Source: an optimization exercise on an open RTL-to-GDS flow (aim: small area). Production flows keep margins and buffers that such runs may drop.
Function was checked by simulation only, so behaviour that the tests miss may differ from the original.
The series may have gaps, and a smaller design here may also do less where the tests do not look.
No activity file was given, so power comes from the tool's default toggle rates.

Fig. 1: run 1, register map, names as in the netlist
Other sequential cells in the stronger grey, the rest of the logic in the fainter grey.
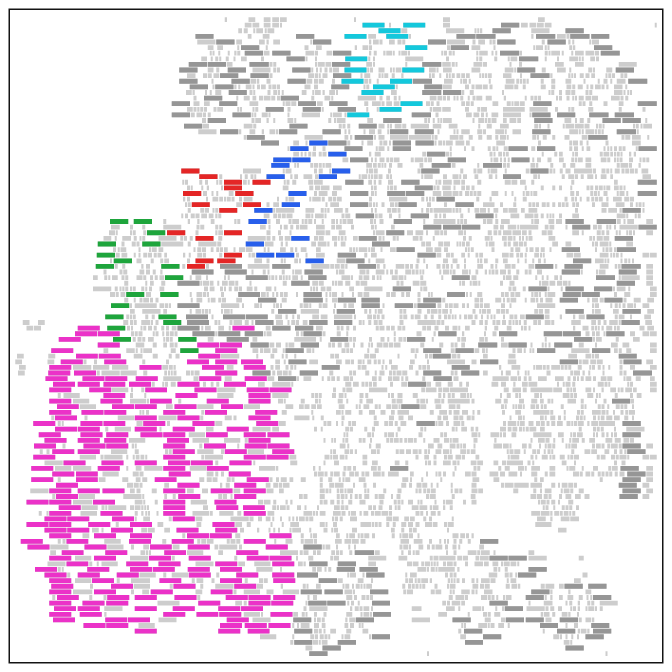
Fig. 2: run 1, routing congestion map
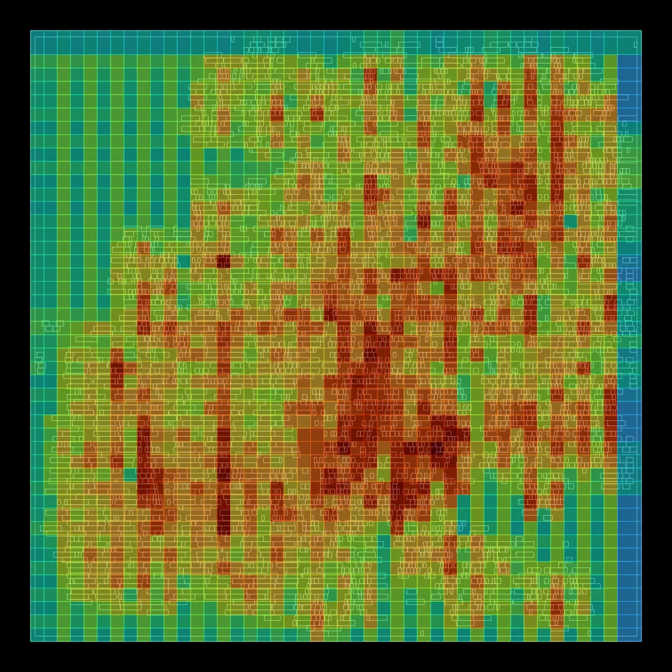
Fig. 3: run 1, metal layers overlaid
Scale bar: 100 µm. Two of the layers only.
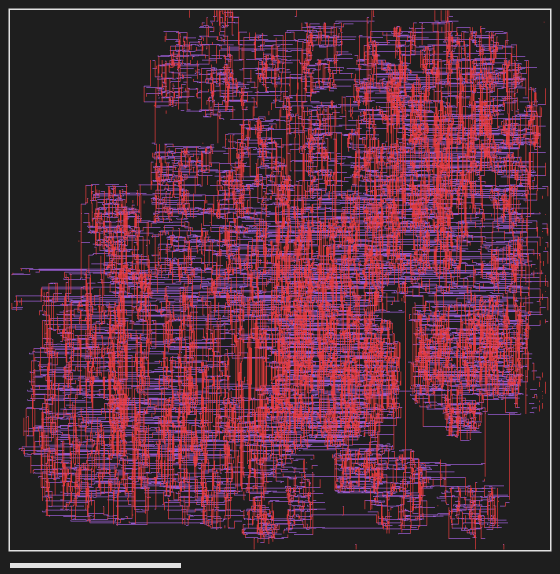
Fig. 4: run 1, wires after detailed routing
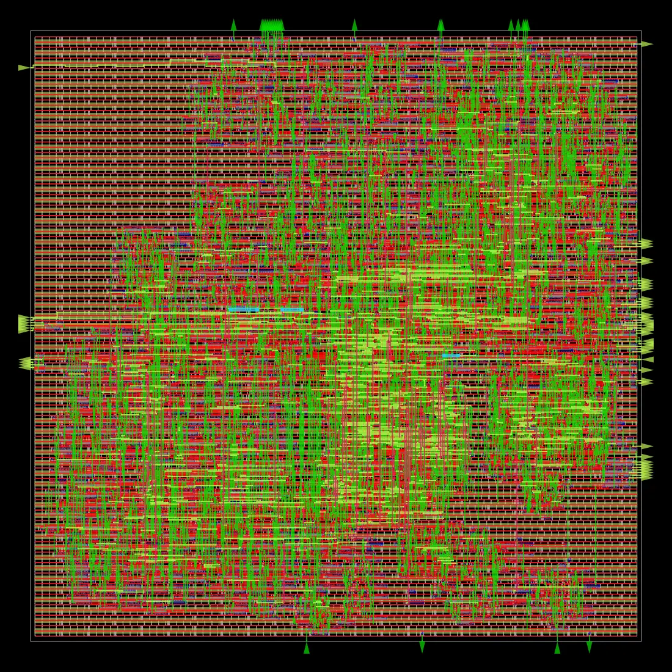
--- flow/design.v: outline only ---
// module bin2seg: 15 lines
// module led_ctrl: 41 lines
// module segment: 22 lines
// module dot: 437 lines
// module textlcd: 295 lines
// module motor: 89 lines
// module piezo: 846 lines
// module top: 121 lines
module top(
	input clock_12MHz,
	input RESET,
	input Mode_Switch,
	input [8:0] KEY,
	input [3:0] LEFT_KEY,
	output wire [7:0] LED,
	output wire [3:0] FND_COM,
	output wire [7:0] FND_DATA,
	output wire [9:0] DOT_COL,
	output wire [13:0] DOT_RAW,
	output wire			LCD_RS,
	output wire			LCD_RW,
	output wire			LCD_EN,
	output wire	[7:0]		LCD_DATA,
	output wire [3:0] MOTOR_OUT,
	output wire			BUZZER
);
  // ...
==> flow/run.sh <==
#!/bin/bash
# synth_recipe.tcl (not shown) runs the flow's synth.tcl, then flattens the netlist and writes it again
# the make line also repeats each setting of config.mk as NAME=value (left out here)
make -C /OpenROAD-flow-scripts/flow DESIGN_CONFIG=/design/flow/config.mk WORK_HOME=/design/flow/orfs CLKGATE_MAP_FILE= SYNTH_SCRIPT=/design/flow/synth_recipe.tcl finish
==> flow/config.mk <==
export PLATFORM = sky130hd
export DESIGN_NAME = top
export DESIGN_NICKNAME = top
export VERILOG_FILES = /design/flow/design.v
export SDC_FILE = /design/flow/constraint.sdc
export NUM_CORES = 4
export LEC_CHECK = 0
export CAP_MARGIN = 20
export CORE_MARGIN = 2
export CORE_UTILIZATION = 40
export SLEW_MARGIN = 20
==> flow/constraint.sdc <==
create_clock -name core_clock -period 10.0 [get_ports {clock_12MHz}]
set_input_delay 2.0000 -clock core_clock [delete_from_list [all_inputs] [get_ports {clock_12MHz}]]
set_output_delay 2.0000 -clock core_clock [all_outputs]
set_load 0.01 [all_outputs]
==> summary.txt, run 1 <==
Run status
  – Status: complete, no violations

Yosys
  – Top cells by area, synth: edfxtp_1 (22%), dfrtp_1 (20%), o21ai_0 (5.1%), ha_1 (5.0%), nand2_1 (4.3%)
  – Syn Inst Count: 4205
  – Post-synthesis mux area share: 0.0520
  – #FFs+latches synth: 624
  – Sequential area share after synthesis: 0.439
  – Area leader, netlist: edfxtp_1
  – Top-count cell post-synth: nand2_1
  – EDFF count, synth: 287
  – Netlist area before placement: 39000 µm²
  – Yosys warns: 9
  – Post-synth ARST share: 0.540
  – Synth Area in Compound Gates: 0.198
  – Adder-Cell Fraction of Synth Area: 0.0506
  – Largest family of logic cells by synthesized area: compound AO/OA/AOI/OAI gates
  – Synth cell count leaders: nand2_1 (448), nor2_1 (399), o21ai_0 (394), dfrtp_1 (307), edfxtp_1 (287)
  – Primary FF master, synth: dfrtp_1
  – Post-synth top area share: 0.221
  – Synth cell types: 101

Clock network
  – TritonCTS Buffers: 74
  – Longest Clk Path Bufs: 3
  – CTS tree: built
  – Clk latency of the worst-skew pair: 0.69 ns
  – H-Tree Depth: 3
  – Clock sink count: 624
  – Reg clk slew, reported paths: 0.06 ns
  – Post-CTS Resized: 0
  – CTS Hold Buffers Added: 0

Cells and area
  – Finished layout cell area: 43200 µm²
  – Top cell category: multi-input gates
  – Register area: 17100 µm²
  – Layout cells sized above 1: 0.0792
  – Fraction of area in multi-input gates: 0.469
  – Area growth from synthesis to layout: 10.8%
  – Most frequent cells in the layout: nand2_1 (447), nor2_1 (399), o21ai_0 (394)
  – Clk cell area share: 0.0573
  – Logic inverters: 148
  – Buffers, non-clock: 135
  – Non-Filler Instances: 5496
  – Max FFs per register: 256
  – Layout clock buffer count: 90
  – Comb_multi_in: 3174
  – # diodes: 1
  – Final net count: 4330
  – Sequential share of cell area: 0.396
  – FILL cells: 9258

Critical path
  – Crit. path cell count: 4
  – Worst EP required: 8.00 ns
  – R2r setup slk: 5.43 ns
  – Reg2Reg Depth: 9
  – Delay-heaviest family, CP: buffers and inverters
  – Crit path largest cell delay: 0.58 ns
  – Slowest-stage cell, CP: clkdlybuf4s50_1
  – CP max FO: 38
  – CP cell instances: clkdlybuf4s50_1, buf_4, mux2i_1, clkdlybuf4s50_1
  – Crit. End Element: primary output
  – Setup Crit Path Kind: in -> out
  – WP buf/inv: 3
  – CP Launch Type: input pin

Power and ir drop
  – Combinational Power Share: 0.181
  – P_clk: 2.73 mW
  – Leakage: 17.2 nW
  – Peak supply drop: 0.113 mV
  – PwrDens: 161 nW/µm²
  – Pwr top: sequential cells
  – P_comb: 1.26 mW
  – Psw: 2.17 mW
  – Int Pwr: 4.77 mW
  – Flop+latch power: 2.95 mW
  – Switching Fraction: 0.313

Die
  – Starting Density: 0.403
  – Taps Inserted: 1276
  – Core Area: 96600 µm²
  – Vert. Die Dim: 316 µm
  – Die Footprint: 99900 µm²
  – Die width: 316 µm
  – FP Rows: 114
  – Top Ports: 76

Drt
  – Antenna Nets Post-Route: 0
  – 1st-iter DRT viols: 3580
  – # DRC: 0
  – Vias per inst: 6.09
  – DRT Pass-1 Iters: 8
  – Total wire length: 119000 µm

Global routing
  – M3 GR Usage: 0.0428
  – First-pass GRT wire length: 185000 µm
  – GR Util met1: 0.328
  – Initial antenna violation count: 3
  – Routing usage on met2: 0.362
  – Number of global-route vias before repair: 31546
  – Largest net degree at the start of global routing: 78

STA
  – Worst slew margin: 0.213
  – Slew @ Worst Pin: 1.17 ns
  – Maximum clock rate: 172 MHz
  – Min cycle time layout: 5.83 ns
  – Clock Skews: 0.0631 ns
  – Final hold slack: 0.463 ns
  – Final setup violation count: 0
  – Total negative setup slack: 0 ns
  – Hold Vio Cnt, Final: 0
  – Final worst setup slack: 4.17 ns

Placed design
  – DP Wirelength: 82000 µm
  – Port bufs: 70
  – Placed Area: 40700 µm²
  – Setup WS pre-CTS: 4.19 ns

Worst hold path
  – Tightest Hold Check Type: reg -> reg
-- Fig. 1 (at the start) --
dot.cnt_K3 -> cyan  # flops 16, where top middle
motor.Motor_time -> blue  # flops 18, where top middle
piezo.Rec_y -> green  # flops 20, where left middle
piezo.Rec -> magenta  # flops 256
Rec_x -> red  # flops 17
not coloured = 297

-- Fig. 2 (at the start) --
GRT Total Usage: 0.233
post-layout util: 0.447
GRT Max-Usage Layer: met2

-- Fig. 3 (at the start) --
metal 2 -> red  # wire length 53.2 mm
metal 1 -> purple  # wire length 52.4 mm

-- Fig. 4 (at the start) --
routed vias: 33454
Met2 Wirelength: 53200 µm
Post-Route M1 WL: 52400 µm
DR top layer: met5
routed length on met3: 9270 µm

## Run 2: what changed since run 1
--- a/flow/config.mk
+++ b/flow/config.mk
@@ -8,4 +8,6 @@
 export CAP_MARGIN = 20
 export CORE_MARGIN = 2
 export CORE_UTILIZATION = 40
+export CTS_CLUSTER_DIAMETER = 150
+export CTS_CLUSTER_SIZE = 20
 export SLEW_MARGIN = 20
==> run 2 against run 1 <==
- still clean
- fmax is 0.14% lower
- sequential power hardly changed
- sequential share of layout area is 1.3 points higher
- clock power is 39% lower
- worst hold slack better by 0.0044 ns
- setup slack worse by 0.0079 ns
- wire length is 0.80% lower
- final cell count is 1.3% lower
- global-route usage is 0.31 points lower
- non-clock buffer count stayed put
- via count is 0.88% lower
- critical endpoint unchanged
- largest cell class unchanged
==> summary.txt, run 2 <==
Run status
  – Status: complete, no violations

Power and ir drop
  – Flop+latch power: 2.95 mW
  – Switching Fraction: 0.323
  – Psw: 1.90 mW
  – P_clk: 1.67 mW
  – P_comb: 1.25 mW
  – Int Pwr: 3.98 mW
  – Leakage: 16.5 nW
  – Combinational Power Share: 0.213
  – PwrDens: 140 nW/µm²
  – Pwr top: sequential cells
  – Peak supply drop: 0.112 mV

Drt
  – Routed length on met3: 9130 µm
  – Total wire length: 118000 µm
  – DR top layer: met5
  – Post-Route M1 WL: 52300 µm
  – DRT Pass-1 Iters: 5
  – Vias per inst: 6.11
  – Antenna Nets Post-Route: 0
  – Routed vias: 33158
  – # DRC: 0

Critical path
  – Crit. End Element: primary output
  – R2r setup slk: 5.46 ns
  – Delay-heaviest family, CP: buffers and inverters
  – CP cell instances: clkdlybuf4s50_1, buf_4, mux2i_1, clkdlybuf4s50_1
  – CP Launch Type: input pin
  – Worst EP required: 8.00 ns
  – Crit path largest cell delay: 0.58 ns
  – Reg2Reg Depth: 9
  – CP max FO: 38
  – Setup Crit Path Kind: in -> out

Cells and area
  – Finished layout cell area: 41800 µm²
  – Register area: 17100 µm²
  – Comb_multi_in: 3174
  – Fraction of area in multi-input gates: 0.484
  – FILL cells: 9361
  – Max FFs per register: 256
  – Layout clock buffer count: 63
  – Final net count: 4293
  – Most frequent cells in the layout: nand2_1 (447), nor2_1 (399), o21ai_0 (394)
  – Logic inverters: 148
  – # diodes: 0
  – Clk cell area share: 0.0275
  – Layout cells sized above 1: 0.0641
  – Area growth from synthesis to layout: 7.40%
  – Sequential share of cell area: 0.409
  – Top cell category: multi-input gates

Global routing
  – M3 GR Usage: 0.0376
  – Initial antenna violation count: 3
  – Number of global-route vias before repair: 31079
  – GRT Max-Usage Layer: met2
  – Largest net degree at the start of global routing: 78
  – First-pass GRT wire length: 183000 µm

STA
  – Clock Skews: 0.0312 ns
  – Final worst setup slack: 4.17 ns
  – Final setup violation count: 0
  – Final hold slack: 0.468 ns
  – Hold Vio Cnt, Final: 0
  – Worst slew margin: 0.149

Yosys
  – Synth cell count leaders: nand2_1 (448), nor2_1 (399), o21ai_0 (394), dfrtp_1 (307), edfxtp_1 (287)
  – Adder-Cell Fraction of Synth Area: 0.0506
  – Synth cell types: 101
  – Top cells by area, synth: edfxtp_1 (22%), dfrtp_1 (20%), o21ai_0 (5.1%), ha_1 (5.0%), nand2_1 (4.3%)
  – Syn Inst Count: 4205
  – Netlist area before placement: 39000 µm²
  – Post-synth ARST share: 0.540
  – Post-synthesis mux area share: 0.0520
  – Top-count cell post-synth: nand2_1
  – #FFs+latches synth: 624
  – EDFF count, synth: 287
  – Area leader, netlist: edfxtp_1
  – Synth Area in Compound Gates: 0.198
  – Primary FF master, synth: dfrtp_1
  – Sequential area share after synthesis: 0.439
  – Yosys warns: 9

Placed design
  – Setup WS pre-CTS: 4.19 ns
  – Port bufs: 70
  – Placed Area: 40700 µm²
  – DP Wirelength: 82000 µm

Die
  – Starting Density: 0.403
  – Top Ports: 76
  – Vert. Die Dim: 316 µm
  – Taps Inserted: 1276
  – Die Footprint: 99900 µm²
  – FP Rows: 114
  – Die width: 316 µm

Clock network
  – CTS tree: built
  – Clock sink count: 624
  – H-Tree Depth: 2
  – Clk latency of the worst-skew pair: 0.64 ns
  – Post-CTS Resized: 0
  – CTS Hold Buffers Added: 0
  – TritonCTS Buffers: 37
  – Longest Clk Path Bufs: 3
  – Reg clk slew, reported paths: 0.08 ns
Fig. 5: run 2, routing congestion map
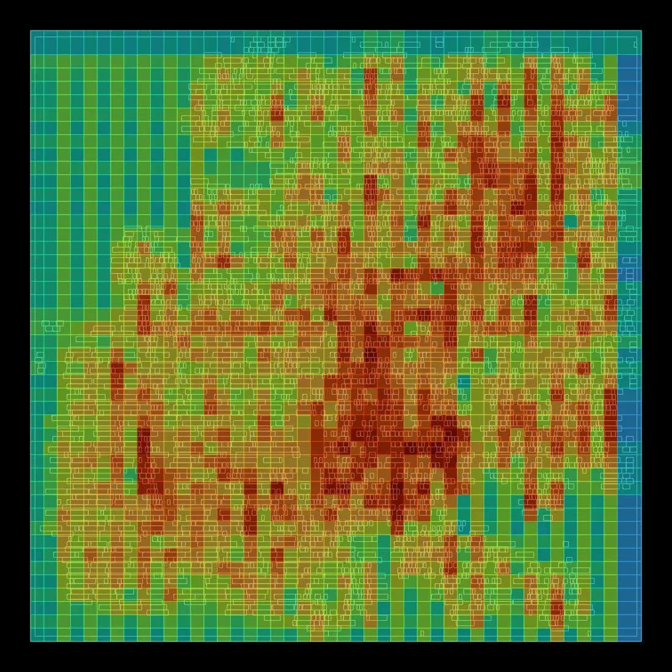
routing usage on met2: 0.362
WL/cell: 21.7 µm
GR Util met1: 0.327
post-layout util: 0.433

Fig. 6: run 2, register map, names as in the netlist
Other sequential cells in the stronger grey, the rest of the logic in the fainter grey.
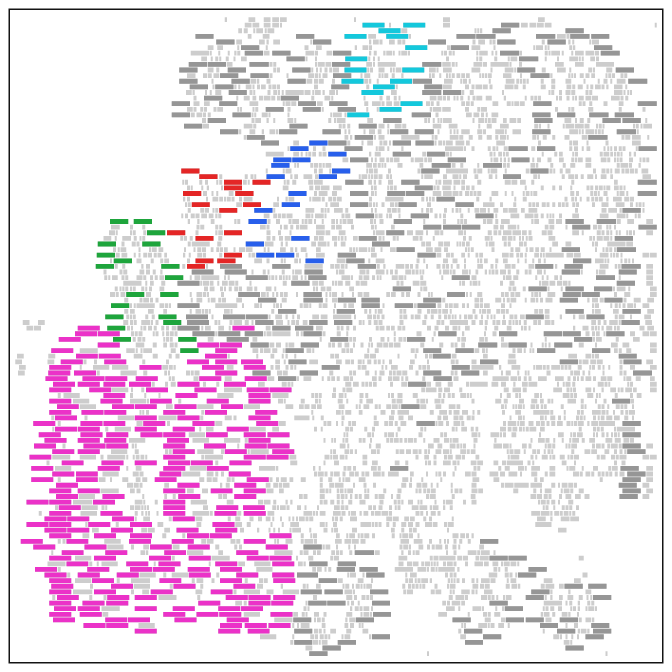
piezo.Rec_y -> green  # flops 20, where left middle
motor.Motor_time -> blue  # flops 18, where top middle
Rec_x -> red  # flops 17
dot.cnt_K3 -> cyan  # flops 16, where top middle
piezo.Rec -> magenta  # flops 256
not coloured = 297

Fig. 7: run 2, nets reached from selected ports
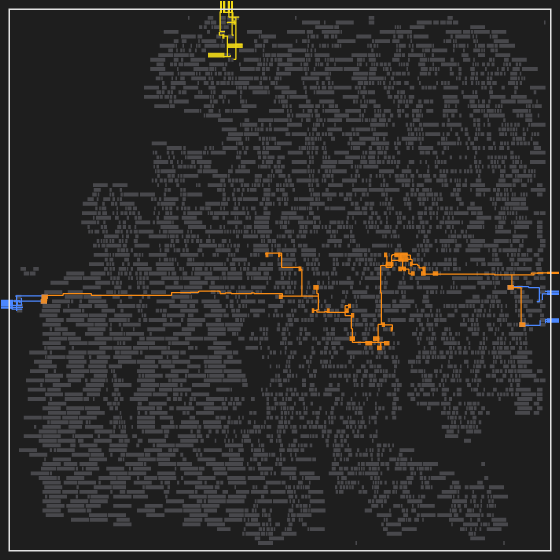
MOTOR_OUT -> yellow  # bits 4, direction output, edge top, end cells 4, wire 113 µm
Mode_Switch -> orange  # bits 1, direction input, edge right, end cells 38, wire 559 µm
LED -> blue  # bits 8, direction output, edge 4 right, 4 left, end cells 4, wire 139 µm

## Run 3: large edit since run 2, in outline
flow/design.v: 1873 -> 1696 lines; modules unchanged: 6
  dot: edited, 437 -> 441 lines
  piezo: edited, 846 -> 665 lines
==> run 3 against run 2 <==
- core utilization up 0.12 points
- clock skew rose by 0.0063 ns
- sequential cell count stayed put
- setup slack better by 0.17 ns
- clock power down 2%
- non-clock buffer count fell by 17
- sequential share of layout area rose by 1.2 points
- count of clock-buffer cells in the layout rose by 1
- combinational power down 9.6%
- via count is 5.5% lower
- critical endpoint is now piezo.buzzer_counter_max[4]
- largest power group unchanged
==> summary.txt, run 3 <==
Run status
  – Status: complete, no violations

Drt
  – 1st-iter DRT viols: 3791
  – # DRC: 0
  – Antenna Nets Post-Route: 0
  – Vias per inst: 5.96
  – Routed vias: 31350

Cells and area
  – FILL cells: 9012
  – Area growth from synthesis to layout: 7.34%
  – Non-Filler Instances: 5256
  – Layout cells sized above 1: 0.0660
  – Fraction of area in multi-input gates: 0.472
  – Logic inverters: 140
  – Layout clock buffer count: 64

Critical path
  – Slowest-stage cell, CP: ha_1
  – CP Launch Type: register
  – WP buf/inv: 1
  – CP cell instances: buf_4, ha_1, and4bb_1, a2111oi_1, a22o_1, nor2_1, nand2_1, or3_1, nor3_1, a311o_1, nand4bb_1, nor4_1, a31oi_1
  – R2r setup slk: 4.33 ns
  – Setup Crit Path Kind: reg -> reg
  – Crit path largest cell delay: 0.78 ns
  – CP max FO: 40
  – Reg2Reg Depth: 13
  – Crit. path cell count: 13

Placed design
  – Placed Area: 39500 µm²
  – Port bufs: 70
  – Setup WS pre-CTS: 4.33 ns
  – DP Wirelength: 74500 µm

Yosys
  – Synth cell types: 121
  – Sequential area share after synthesis: 0.452
  – Netlist area before placement: 37800 µm²
  – Adder-Cell Fraction of Synth Area: 0.0399
  – Largest family of logic cells by synthesized area: compound AO/OA/AOI/OAI gates
  – Post-synth top area share: 0.228
  – Top-count cell post-synth: nand2_1
  – Synth Area in Compound Gates: 0.197
  – Top cells by area, synth: edfxtp_1 (23%), dfrtp_1 (20%), o21ai_0 (4.9%), nand2_1 (4.9%), nor2_1 (4.1%)
  – Post-synthesis mux area share: 0.0501
  – Primary FF master, synth: dfrtp_1
  – #FFs+latches synth: 624
  – Syn Inst Count: 4062
  – Post-synth ARST share: 0.540

STA
  – Maximum clock rate: 176 MHz
  – Total negative setup slack: 0 ns
  – Hold Vio Cnt, Final: 0
  – Clock Skews: 0.0375 ns
  – Worst slew margin: 0.224
  – Min cycle time layout: 5.67 ns
  – Final hold slack: 0.472 ns
  – Final worst setup slack: 4.33 ns

Die
  – Top Ports: 76
  – Die width: 312 µm
  – Core Area: 93500 µm²

Clock network
  – TritonCTS Buffers: 37
  – Post-CTS Resized: 0
  – Clock sink count: 624
  – Clk latency of the worst-skew pair: 0.62 ns
  – CTS Hold Buffers Added: 0

Power and ir drop
  – P_clk: 1.63 mW
  – Peak supply drop: 0.142 mV
  – P_comb: 1.13 mW
  – Combinational Power Share: 0.197
  – PwrDens: 141 nW/µm²
  – Switching Fraction: 0.310

Global routing
  – Initial antenna violation count: 5
  – Largest net degree at the start of global routing: 148
Fig. 8: run 3, wires after detailed routing
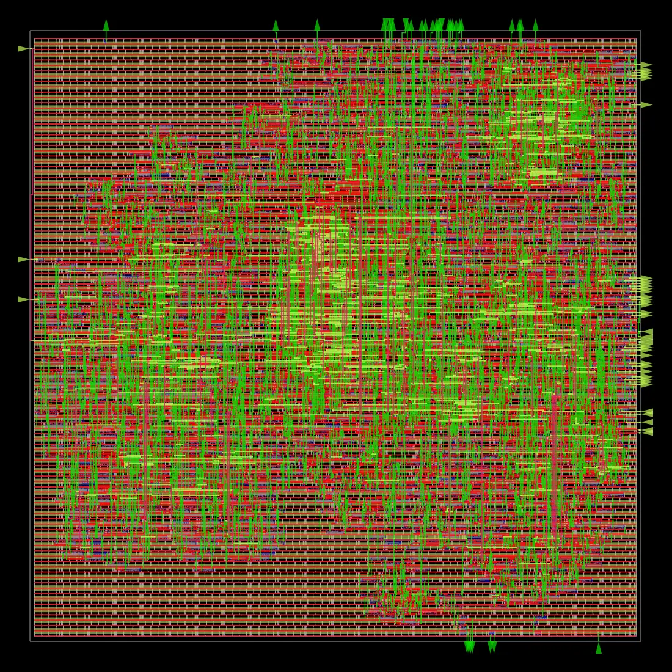
total wire length: 108000 µm
DR top layer: met4
Post-Route M1 WL: 48300 µm
routed length on met3: 6890 µm
WL/cell: 20.6 µm

Fig. 9: run 3, routing congestion map
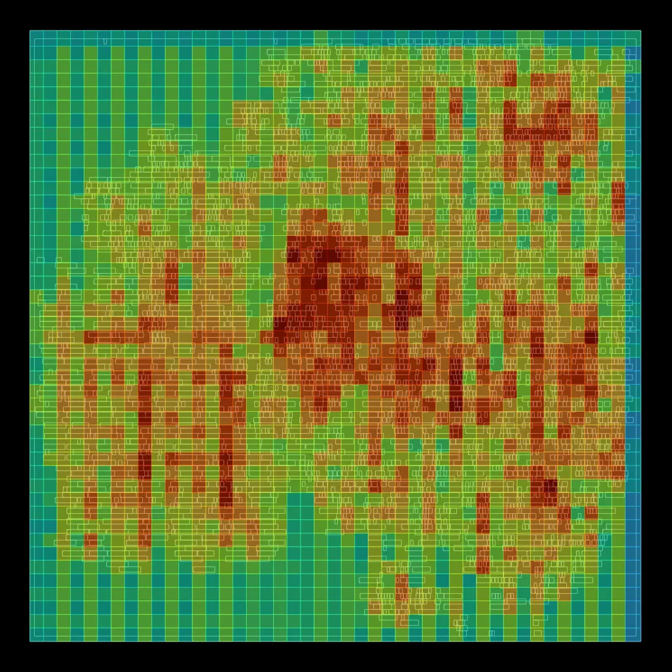
post-layout util: 0.434
GR Util met1: 0.307

Fig. 10: run 3, metal layers overlaid
Scale bar: 100 µm. Two of the layers only.
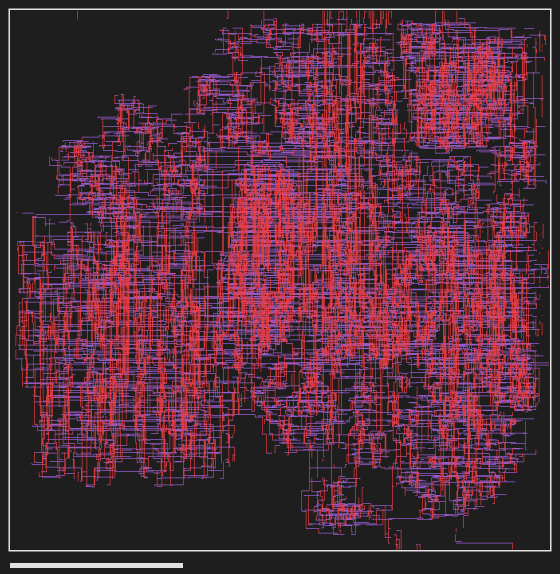
metal 2 -> red  # wire length 49.5 mm
metal 1 -> purple  # wire length 48.3 mm


==> gallery <==
Sizing map.
Scale bar: 100 µm.
image #1
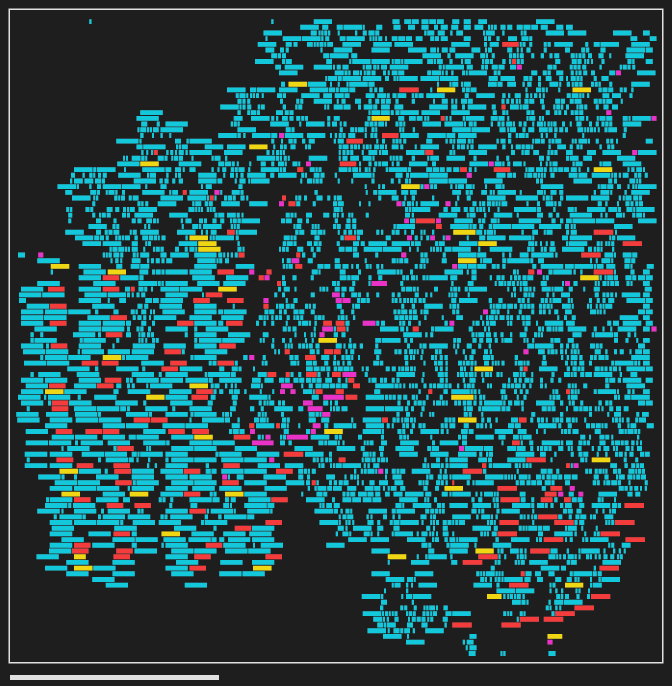
image #2
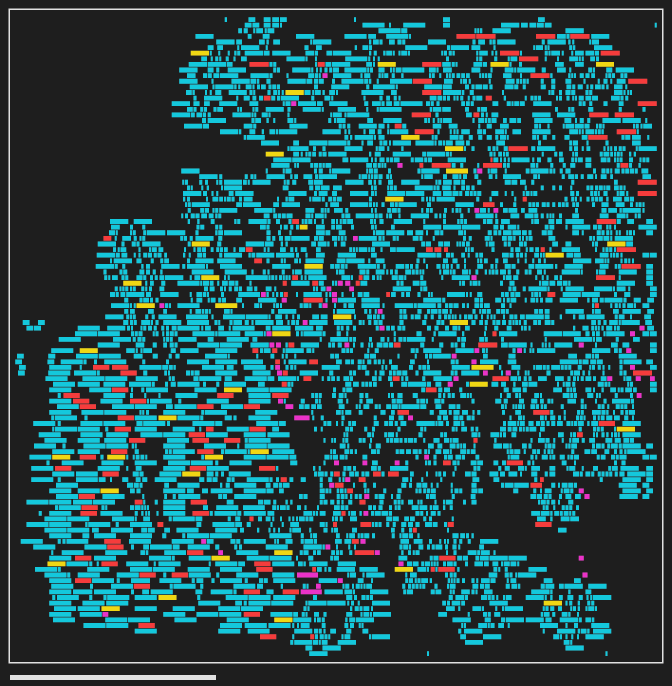
- run 2 = image #2
- run 3 = image #1

Key to image #1:
_2 cells -> red  # cells 158, share 4.0%
_6 and larger -> yellow  # cells 43, share 1.1%
_3 and _4 cells -> magenta  # cells 63, share 1.6%
_0 and _1 cells -> cyan  # cells 3736, share 93%

## afterwards: timing with drivers on the ports
The flow's constraints put no driver on any port. The routed layouts listed below were extracted and timed again, unchanged, in two steps. Step 1 sets driving cells, clkbuf_16 on the clock port and buf_2 on the other inputs (assumed; they add their load-dependent delay and slew). Step 2 adds t to the input delays and takes it off the output delays; t is the mean of the earliest and latest rising clock arrival at the registers after step 1. Input paths then give back, and output paths get back, about the clock's delay inside the block. Slacks: ideal / step 1 / step 2; pairs: ideal / step 1.
run | t (ns) | setup WS [ns] | latest minus earliest clock arrival (ns)
run 1 | 0.726 | 4.173 / 4.147 / 4.147 | 0.065 / 0.065
run 2 | 0.689 | 4.165 / 4.140 / 4.140 | 0.033 / 0.033
run 3 | 0.667 | 4.333 / 4.306 / 4.306 | 0.040 / 0.039
After both steps every run listed still meets setup and hold. For run 3, which loses most, drivers alone change the setup slack by -0.027 ns; drivers and shift together by -0.027 ns.
